What follows belongs to an exercise in optimizing a design on an open flow for small area; a production flow would make more cautious choices.
Only simulation tests tie the RTL to the original design; equivalence was not proved.
The series may have gaps, and a smaller design here may also do less where the tests do not look.

## flow/design.v in outline (module list and top-level ports)
// module FIR2: 1159 lines
// module FIR2_fa: 6 lines
// module FIR2_ha: 6 lines
module FIR2 (X, clk, Y, reset);
  // ...
==> flow/flow/run.sh <==
#!/bin/bash
# Standard ORFS flow (standard.sh), with the port buffers that
# buffer_ports inserts on every input and output made the smallest buffer.
set -o pipefail
export BUFFER_PORTS_ARGS="-buffer_cell sky130_fd_sc_hd__buf_1"
bash standard.sh > standard_flow.log 2>&1
==> flow/standard.sh <==
#!/bin/bash
# synth_recipe.tcl (not shown) runs the flow's synth.tcl, then flattens the netlist and writes it again
# the make line also repeats each setting of config.mk as NAME=value (left out here)
make -C /OpenROAD-flow-scripts/flow DESIGN_CONFIG=/design/flow/config.mk WORK_HOME=/design/flow/orfs CLKGATE_MAP_FILE= SYNTH_SCRIPT=/design/flow/synth_recipe.tcl "${@:-finish}"
==> flow/config.mk <==
export PLATFORM = sky130hd
export DESIGN_NAME = FIR2
export DESIGN_NICKNAME = FIR2
export VERILOG_FILES = /design/flow/design.v
export SDC_FILE = /design/flow/constraint.sdc
export NUM_CORES = 4
export LEC_CHECK = 0
export CAP_MARGIN = 20
export CORE_MARGIN = 2
export CORE_UTILIZATION = 40
export CTS_BUF_LIST = sky130_fd_sc_hd__clkbuf_16
export CTS_CLUSTER_DIAMETER = 80
export CTS_CLUSTER_SIZE = 24
export GPL_TIMING_DRIVEN = 0
export SLEW_MARGIN = 20
export SYNTH_HIERARCHICAL = 1
==> flow/constraint.sdc <==
create_clock -name core_clock -period 15.0 [get_ports {clk}]
set_input_delay 3.0000 -clock core_clock [delete_from_list [all_inputs] [get_ports {clk}]]
set_output_delay 3.0000 -clock core_clock [all_outputs]
set_load 0.01 [all_outputs]
==> run_1/met1.png <==
The bar under the picture is 100 um long. Supply wires on this layer in gray.
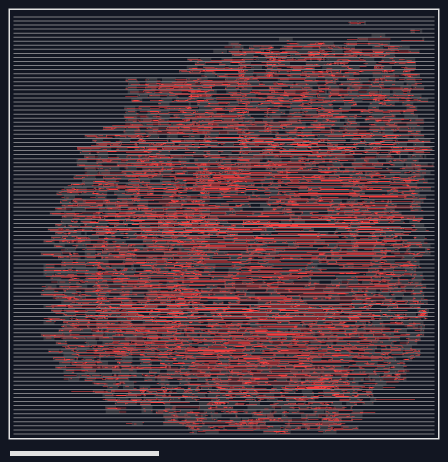
The layer holds 46% of the routed length. The longest straight run is 95.2 um.

==> run_1/met2.png <==
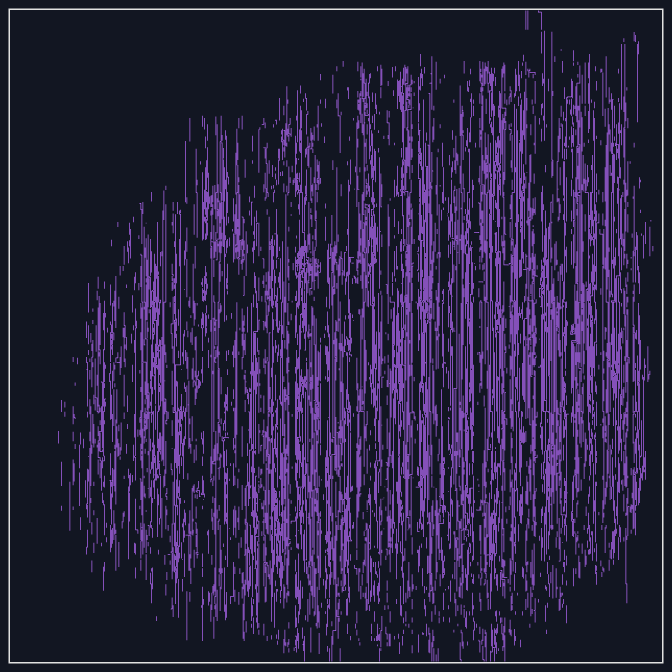
The wires run mostly vertical. The longest straight run is 119 um. The layer carries 39.7 mm of wire. 2735 nets have wire on it.

==> run_1/met3.png <==
The bar under the picture is 100 um long.
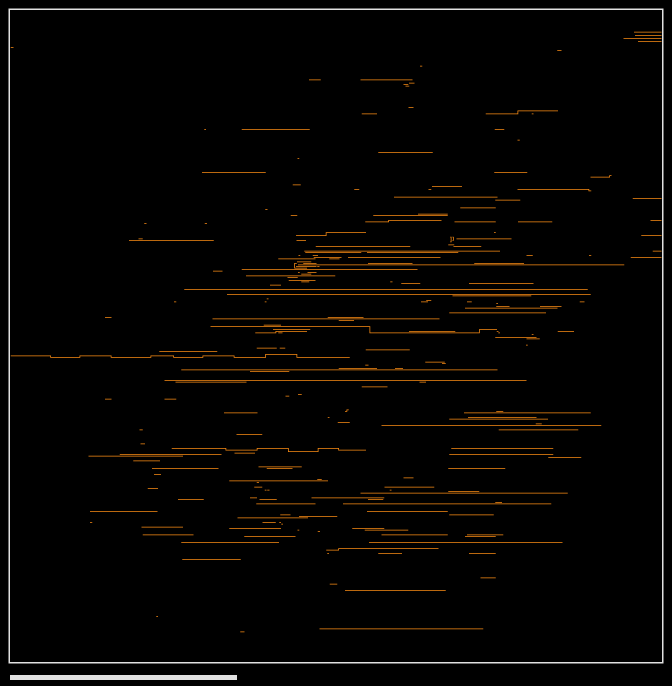
151 nets have wire on it. The longest straight run is 178 um.

==> run_1/met4.png <==
Supply wires on this layer in gray.
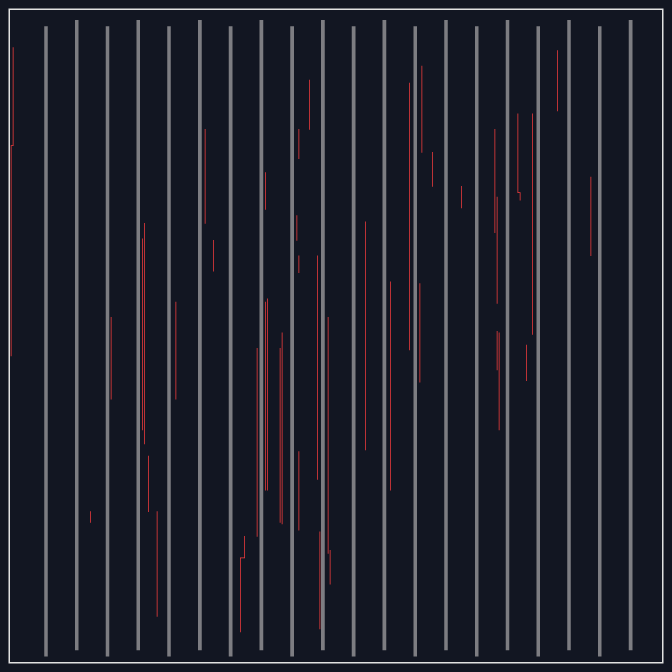
The wires run mostly vertical. The layer holds 2.5% of the routed length. 26 nets have wire on it.
Via Count: 15632
wirelength, routed: 84900 um

==> results.py, run 1 <==
metrics = {
    "clock_network": {
        "cts-htree-levels": 2,
        "cts_setup_buffers": 0,
        "clk_pin_slew_ns": 0.09,
    },
    "sta": {
        "worst_pin_slew_ns": 1.02,
        "max_freq_mhz": 68.8,
        "final.setup.tns_ns": 0,
        "finalClockSkew_ns": 0.0300,
        "min_period_over_period_pct": 96.9,
    },
    "logic_synthesis": {
        "synth_simple_gate_area_share_pct": 5.10,
        "yosys_warnings": 7,
        "synth-compound-area-share_pct": 0.762,
        "syn_area_per_cell_um2": 14.9,
        "post_synth_xor_area_fraction_pct": 0.327,
        "synth_seq_cells": 716,
        "ys.flop_type": "sky130_fd_sc_hd__dfxtp_1",
        "synth_top_family_by_area": "adder cells",
        "synth_cell_types": 41,
        "yosysMostFrequentCell": "sky130_fd_sc_hd__fa_1",
        "synth_enable_flop_cells": 0,
    },
    "worst_setup_path": {
        "cp_slowest_stage_delay_ns": 0.60,
        "regToRegSetupSlack_ns": 0.46,
        "criticalPathCategory": "flip-flop to flip-flop",
        "r2r.worst_path.cells": 38,
        "worstPathArrival_ns": 15.06,
    },
    "hold_path": {
        "worst_hold_path.num_cells": 0,
    },
    "global_routing": {
        "grt_start_max_net_pins": 26,
        "track_usage_pct": 21.2,
        "grt_overflow": 0,
        "first_global_vias": 17969,
    },
    "status": {
        "outcome": "timing/DRC/antenna clean",
    },
    "layout": {
        "fillCellCount": 7101,
        "syn_to_final_growth_pct": 8.17,
    },
    "die": {
        "num_io_pins": 28,
        "coreArea_um2": 79300,
    },
    "detailed_routing": {
        "drt.antenna.violating_nets": 0,
    },
}
-- run 1: stage by stage --
stage	area (um2)	cells	hold WS, ns	worst slack, ns
2_1_floorplan	32200	2165	0.310	0.840
3_3_place_gp	33600	3242	0.311	-0.0573
3_5_place_dp	33600	3242	0.312	-0.0955
4_1_cts	34700	3294	0.312	0.0446
5_1_grt	34800	3295	0.316	-0.0415
6_report	34800	3296	0.314	0.462
-- run 1: cell usage in the layout (no fill, tap or decap), drive strengths merged, types with 2 or more instances in the layout --
master,synthesis,final
dfrtp,20,20
o21ai,8,8
nand2,366,366
and2,11,11
a211oi,3,3
ha,76,76
xor2,6,6
a31o,2,2
a21oi,11,11
a31oi,4,4
nor3,8,8
clkinv,0,5
nor2,19,19
nand2b,2,2
fa,698,698
nand3,6,6
inv,171,178
dfxtp,696,696
xnor2,6,6
clkbuf,29,69
buf,6,34
-- run 1: final cells by class --
type / count / area [um2] / share of cell area (%)
sequential: 716 / 14400 / 41.5
multi-input combinational: 1243 / 17000 / 48.8
timing repair buffer: 28 / 116 / 0.334
inverter: 171 / 642 / 1.84
clock buffer: 40 / 1000 / 2.88
buffer: 35 / 150 / 0.432
tap: 1050 / 1310 / 3.78
clock inverter: 12 / 158 / 0.453
antenna: 1 / 2.50 / 0.00719
-- run 1: per-layer routing --
metal	global-route usage (%)	routed length, um
met5	0	0
met4	5.48	2130
met3	3.76	4480
met2	33.8	39700
met1	30.2	38700
-- run 1: logic make-up after synthesis --
kind of cell / after synthesis
AOI/OAI and AO/OA: 37
xor gates and xnor gates: 12
adders and majority gates: 775
buffers and inverters: 206
DFF: 716
muxes: 2
and+or+nand+nor: 417
-- run 1: worst max-delay path: cells and delay by family (launching register included) --
kind	cells	cell delay [ns]
buf+inv	4	0.71
xor+xnor	1	0.15
simple gates	4	0.79
flops	1	0.37
fa+ha+maj	29	12.45
-- run 1: repair_timing --
item	CTS	global route
gates resized for setup	0	28
endpoints found under the setup margin	0	7
hold endpoints to repair	0	0
==> run 1 -> run 2 <==
--- a/flow/config.mk
+++ b/flow/config.mk
@@ -8,9 +8,9 @@
 export CAP_MARGIN = 20
 export CORE_MARGIN = 2
 export CORE_UTILIZATION = 40
-export CTS_BUF_LIST = sky130_fd_sc_hd__clkbuf_16
-export CTS_CLUSTER_DIAMETER = 80
-export CTS_CLUSTER_SIZE = 24
+export CTS_BUF_LIST = sky130_fd_sc_hd__clkbuf_8
+export CTS_CLUSTER_DIAMETER = 60
+export CTS_CLUSTER_SIZE = 16
 export GPL_TIMING_DRIVEN = 0
 export SLEW_MARGIN = 20
 export SYNTH_HIERARCHICAL = 1
==> run_2/met4.png <==
Supply wires on this layer in gray.
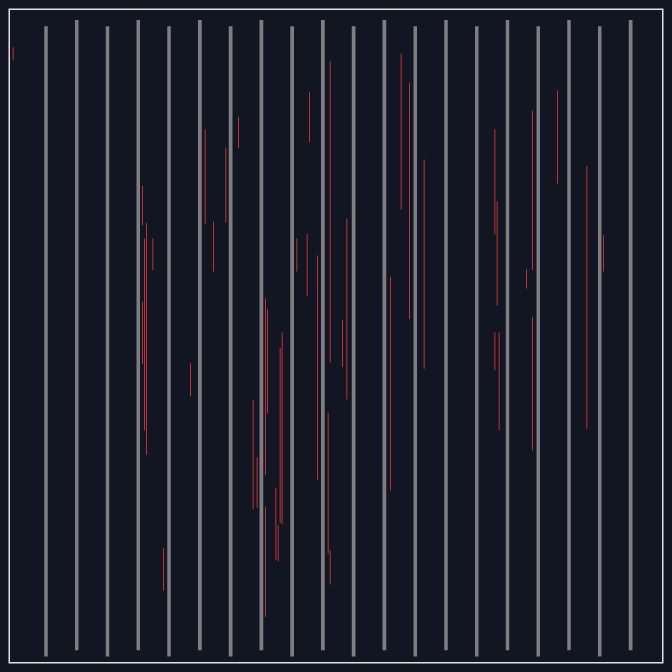
31 nets have wire on it. The longest straight run is 133 um. The wires run mostly vertical.

==> run_2/met2.png <==
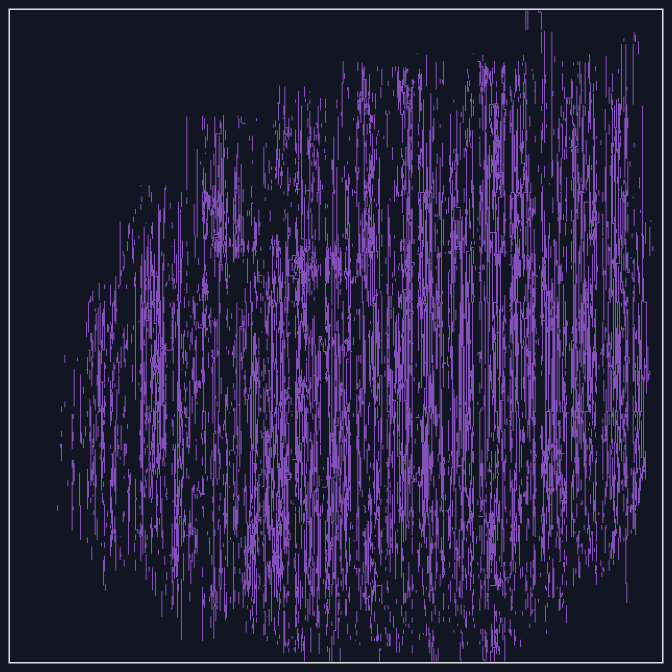
2761 nets have wire on it. The layer carries 39.6 mm of wire.

==> results.py, run 2 <==
metrics = {
    "global_routing": {
        "grt_start_max_net_pins": 21,
        "grt_overflow": 0,
        "first_global_vias": 18022,
    },
    "logic_synthesis": {
        "syn_area_per_cell_um2": 14.9,
        "yosys_warnings": 7,
        "yosysMostFrequentCell": "sky130_fd_sc_hd__fa_1",
        "synth_enable_flop_cells": 0,
        "ys.flop_type": "sky130_fd_sc_hd__dfxtp_1",
        "synth_cell_types": 41,
        "synth_seq_cells": 716,
        "synth-compound-area-share_pct": 0.762,
        "post_synth_xor_area_fraction_pct": 0.327,
        "synth_top_family_by_area": "adder cells",
    },
    "detailed_routing": {
        "drt.antenna.violating_nets": 0,
        "wirelength_routed_um": 84800,
    },
    "layout": {
        "syn_to_final_growth_pct": 7.64,
        "final_common_cell": "sky130_fd_sc_hd__fa_1",
        "layout.cells.most_common_list": "sky130_fd_sc_hd__fa_1, sky130_fd_sc_hd__dfxtp_1, sky130_fd_sc_hd__nand2_1, sky130_fd_sc_hd__inv_1, sky130_fd_sc_hd__ha_1",
    },
    "sta": {
        "max_freq_mhz": 68.7,
        "fin_hold_ws_ns": 0.311,
        "worst_pin_slew_ns": 1.02,
        "finalClockSkew_ns": 0.0261,
        "min_period_over_period_pct": 97.1,
    },
    "hold_path": {
        "worst_hold_path.num_cells": 0,
    },
    "status": {
        "outcome": "timing/DRC/antenna clean",
    },
    "clock_network": {
        "clk_pin_slew_ns": 0.10,
        "cts-htree-levels": 2,
    },
    "worst_setup_path": {
        "worstPathArrival_ns": 15.16,
        "criticalPathCategory": "flip-flop to flip-flop",
        "cp_slowest_stage_delay_ns": 0.54,
        "r2r.worst_path.cells": 38,
        "regToRegSetupSlack_ns": 0.44,
    },
    "placement": {
        "post_dp_cell_area_um2": 33600,
    },
    "die": {
        "num_io_pins": 28,
    },
}
-- run 2: cell counts after synthesis --
No cell type changed its count.
-- run 2: kinds of logic after synthesis --
group,after synthesis
adders and majority gates,775
DFF,716
and+or+nand+nor,417
buffers and inverters,206
AOI/OAI and AO/OA,37
xor gates and xnor gates,12
muxes,2
-- run 2: worst max-delay path: cells and delay by family, from the launching register on --
family	cells	cell delay [ns]
xor+xnor	1	0.15
fa+ha+maj	29	12.31
buf+inv	4	0.60
flops	1	0.44
simple gates	4	0.96
-- run 2: layout make-up --
type / instances / area (um2)
Buffer: 35 / 150
Multi-Input combinational cell: 1243 / 17000
Clock buffer: 59 / 812
Fill cell: 7133 / 44600
Sequential cell: 716 / 14400
Tap cell: 1050 / 1310
Clock inverter: 16 / 183
Timing Repair Buffer: 28 / 116
Antenna cell: 1 / 2.50
Inverter: 171 / 642
-- run 2: timing repair --
item	CTS	global route
hold buffers	0	0
endpoints found under the setup margin	0	7
resized for setup	0	25
-- run 2: routing by layer --
| layer | vias to the layer above | GRT usage (%) | share of wire [%] |
|---|---|---|---|
| li1 | 6672 | - | - |
| met1 | 8494 | 30.3 | 45 |
| met2 | 372 | 33.7 | 47 |
| met3 | 104 | 3.72 | 5.5 |
| met4 | 0 | 5.51 | 2.5 |
| met5 | - | 0 | 0 |
-- run 2: per-stage QoR --
| step | worst slack [ns] | instances | util, % | TNS [ns] |
|---|---|---|---|---|
| 2_1_floorplan | 0.840 | 2165 | - | 0 |
| 3_3_place_gp | -0.0573 | 3242 | 42.4 | -0.205 |
| 3_5_place_dp | -0.0955 | 3242 | 42.4 | -0.373 |
| 4_1_cts | 0.0286 | 3317 | 43.6 | 0 |
| 5_1_grt | -0.0125 | 3319 | 43.7 | -0.0125 |
| 6_report | 0.437 | 3319 | 43.7 | 0 |
==> run_2/met3.png <==
The bar under the picture is 100 um long.
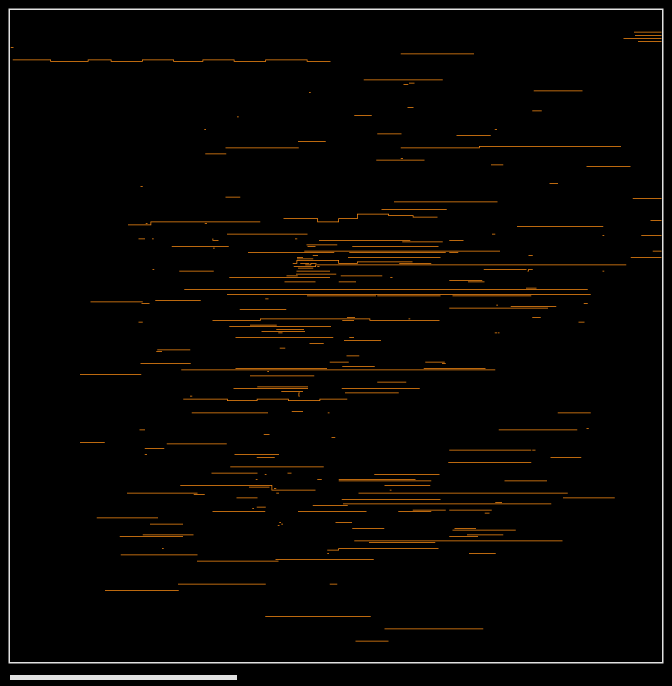

==> run 2 -> run 3 <==
--- a/flow/config.mk
+++ b/flow/config.mk
@@ -7,10 +7,10 @@
 export LEC_CHECK = 0
 export CAP_MARGIN = 20
 export CORE_MARGIN = 2
-export CORE_UTILIZATION = 40
+export CORE_UTILIZATION = 45
 export CTS_BUF_LIST = sky130_fd_sc_hd__clkbuf_8
 export CTS_CLUSTER_DIAMETER = 60
-export CTS_CLUSTER_SIZE = 16
+export CTS_CLUSTER_SIZE = 18
 export GPL_TIMING_DRIVEN = 0
 export SLEW_MARGIN = 20
 export SYNTH_HIERARCHICAL = 1
==> run_3/met3.png <==
The bar under the picture is 100 um long.
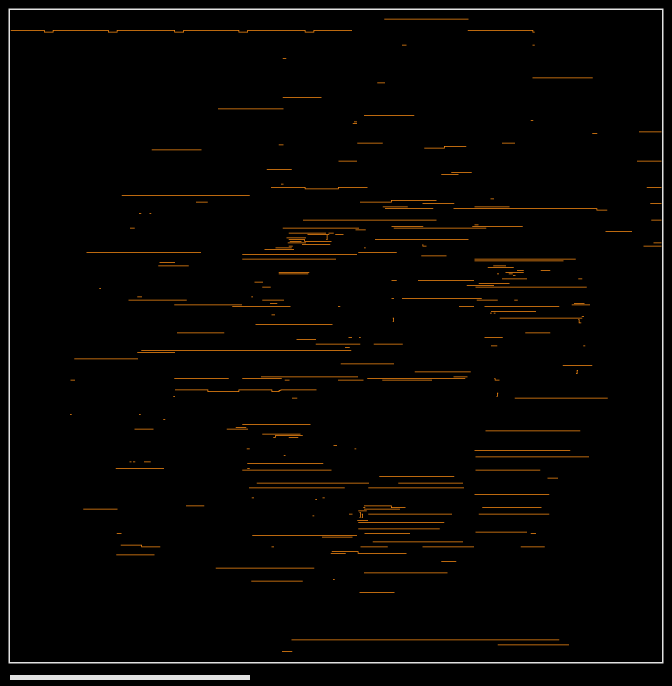
The layer holds 4.2% of the routed length. The longest straight run is 111 um. The layer carries 3520 um of wire. 150 nets have wire on it. The wires run mostly horizontal.
wirelength, routed: 83600 um
met3 track demand over resource: 2.64%
Via Count: 15569

==> results.py, run 3 <==
metrics = {
    "clock_network": {
        "cts_setup_buffers": 0,
        "clk_pin_slew_ns": 0.10,
        "cts-htree-levels": 2,
    },
    "status": {
        "outcome": "timing/DRC/antenna clean",
    },
    "sta": {
        "min_period_over_period_pct": 97.1,
        "max_freq_mhz": 68.7,
        "finalClockSkew_ns": 0.0203,
        "worst_pin_slew_ns": 1.04,
        "setup_repair_after_global_routing_missed_its_margin": "false",
        "min_period_ns": 14.56,
    },
    "worst_setup_path": {
        "worstPathArrival_ns": 15.16,
        "cp_slowest_stage_delay_ns": 0.68,
        "regToRegSetupSlack_ns": 0.44,
        "critPathSlowestCell": "sky130_fd_sc_hd__fa_1",
        "r2r.worst_path.cells": 35,
        "criticalPathCategory": "flip-flop to flip-flop",
    },
    "die": {
        "coreArea_um2": 71100,
        "num_io_pins": 28,
    },
    "layout": {
        "drive_gt1_share_pct": 4.20,
        "fillCellCount": 6172,
        "postLayoutCoreUtil_pct": 48.4,
        "layout.cells.most_common_list": "sky130_fd_sc_hd__dfxtp_1, sky130_fd_sc_hd__fa_1, sky130_fd_sc_hd__nand2_1, sky130_fd_sc_hd__inv_1, sky130_fd_sc_hd__ha_1",
        "final_common_cell": "sky130_fd_sc_hd__dfxtp_1",
        "syn_to_final_growth_pct": 7.08,
    },
    "logic_synthesis": {
        "syn_area_per_cell_um2": 14.9,
        "synth_simple_gate_area_share_pct": 5.10,
        "post_synth_xor_area_fraction_pct": 0.327,
        "yosysMostFrequentCell": "sky130_fd_sc_hd__fa_1",
        "synth_commonest_cells": "sky130_fd_sc_hd__fa_1, sky130_fd_sc_hd__dfxtp_1, sky130_fd_sc_hd__nand2_1",
        "ys.flop_type": "sky130_fd_sc_hd__dfxtp_1",
        "synth_top_family_by_area": "adder cells",
        "synth_enable_flop_cells": 0,
        "synth_cell_types": 41,
        "synth-compound-area-share_pct": 0.762,
        "synth_seq_cells": 716,
        "yosys_warnings": 7,
    },
    "detailed_routing": {
        "drt.antenna.violating_nets": 0,
    },
    "job": {
        "max-cap-violations": 0,
    },
    "global_routing": {
        "grt_start_max_net_pins": 21,
        "grt_overflow": 0,
        "track_usage_pct": 23.5,
        "first_global_vias": 17763,
    },
    "hold_path": {
        "worst_hold_path.num_cells": 0,
    },
}
==> run_3/met4.png <==
Supply wires on this layer in gray.
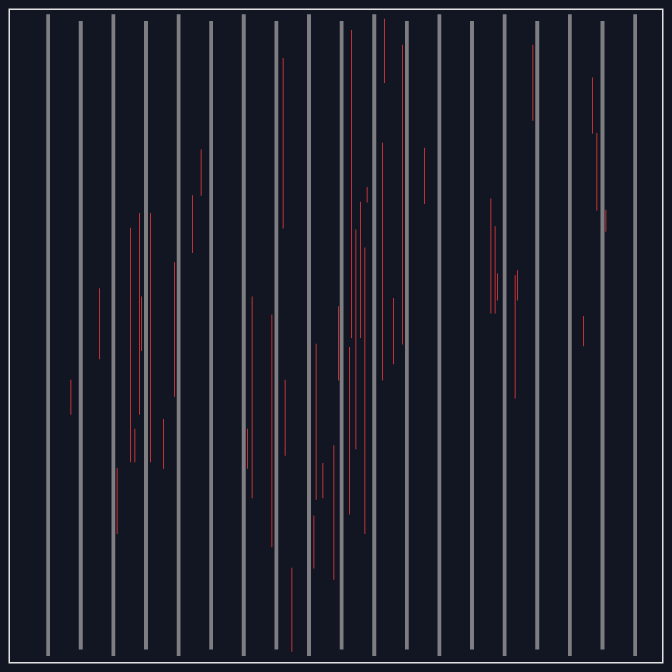
27 nets have wire on it. The wires run mostly vertical.

-- run 3: cell counts after synthesis --
Identical to the previous run, type by type.
-- run 3: metal layers --
layer	wire [um]	track usage, %	up-vias
li1	-	-	6661
met1	38700	34.7	8425
met2	39400	37.6	381
met3	3520	2.64	102
met4	2070	5.42	0
met5	0	0	-
-- run 3: final cells by class --
type                       count  area (um2)  area share [%]
multi-input combinational   1243       17000            49.3
sequential                   716       14400            41.9
tap                          950        1190            3.45
clock buffer                  53         729            2.12
inverter                     171         642            1.86
clock inverter                18         219           0.636
buffer                        35         149           0.432
timing repair buffer          27         101           0.294
antenna                        2        5.00          0.0145
-- run 3: cells by family after synthesis --
family / count (synthesis)
AO/OA/AOI/OAI: 37
XOR/XNOR: 12
adder cells (fa/ha/maj): 775
buffers and inverters: 206
flip-flops: 716
multiplexers: 2
AND/OR/NAND/NOR: 417
-- run 3: worst max-delay path: cells and delay by family (launching register included) --
family,cells,cell delay [ns]
buffers and inverters,2,0.44
XOR/XNOR,1,0.15
flip-flops,1,0.54
AO/OA/AOI/OAI,1,0.31
adder cells (fa/ha/maj),29,12.63
AND/OR/NAND/NOR,2,0.37
-- run 3: per-stage QoR --
| step | setup slack (ns) | area, um2 | TNS, ns | instances | hold WS [ns] |
|---|---|---|---|---|---|
| final | 0.442 | 34400 | 0 | 3215 | 0.317 |
| after detailed placement | -0.169 | 33500 | -0.944 | 3142 | 0.312 |
| after global routing | 0.00384 | 34400 | 0 | 3215 | 0.318 |
| after floorplan | 0.840 | 32200 | 0 | 2165 | 0.310 |
| after global placement | -0.0972 | 33500 | -0.452 | 3142 | 0.310 |
| after CTS | 0.0672 | 34400 | 0 | 3213 | 0.319 |
-- run 3: timing repair --
action / 4_1_cts / 5_1_grt
resized for setup: 1 / 23
endpoints found under the setup margin: 1 / 7
gates cloned: 0 / 0
pin swaps: 0 / 1
hold buffers: 0 / 0

## re-timing with driven ports
Ports are ideal in the flow. The routed layouts listed here were re-timed in OpenROAD. Step 1 (the two cells are an assumption about what drives the block):
set clk [get_ports {clk}]
set_driving_cell -lib_cell sky130_fd_sc_hd__clkbuf_16 $clk
set_driving_cell -lib_cell sky130_fd_sc_hd__buf_2 [delete_from_list [all_inputs] $clk]
Step 2 adds t to the input delays and takes it off the output delays; t is the mean of the earliest and latest rising clock arrival at the registers after step 1. Input paths then give back, and output paths get back, about the clock's delay inside the block. Three values: ideal ports, drivers, drivers and shift; two values: the first two.
| run | t (ns) | setup slack, ns | hold WS [ns] |
|---|---|---|---|
| run 1 | 0.652 | 0.462 / 0.462 / -0.011 | 0.314 / 0.314 / 0.314 |
| run 2 | 0.738 | 0.437 / 0.437 / -0.050 | 0.311 / 0.311 / 0.311 |
| run 3 | 0.732 | 0.442 / 0.442 / -0.110 | 0.317 / 0.317 / 0.317 |
Met with ideal ports but missed after step 2: setup timing in every run listed. The setup slack of run 3, which loses most, moves by 0.000 ns with the drivers and by -0.552 ns with both steps.
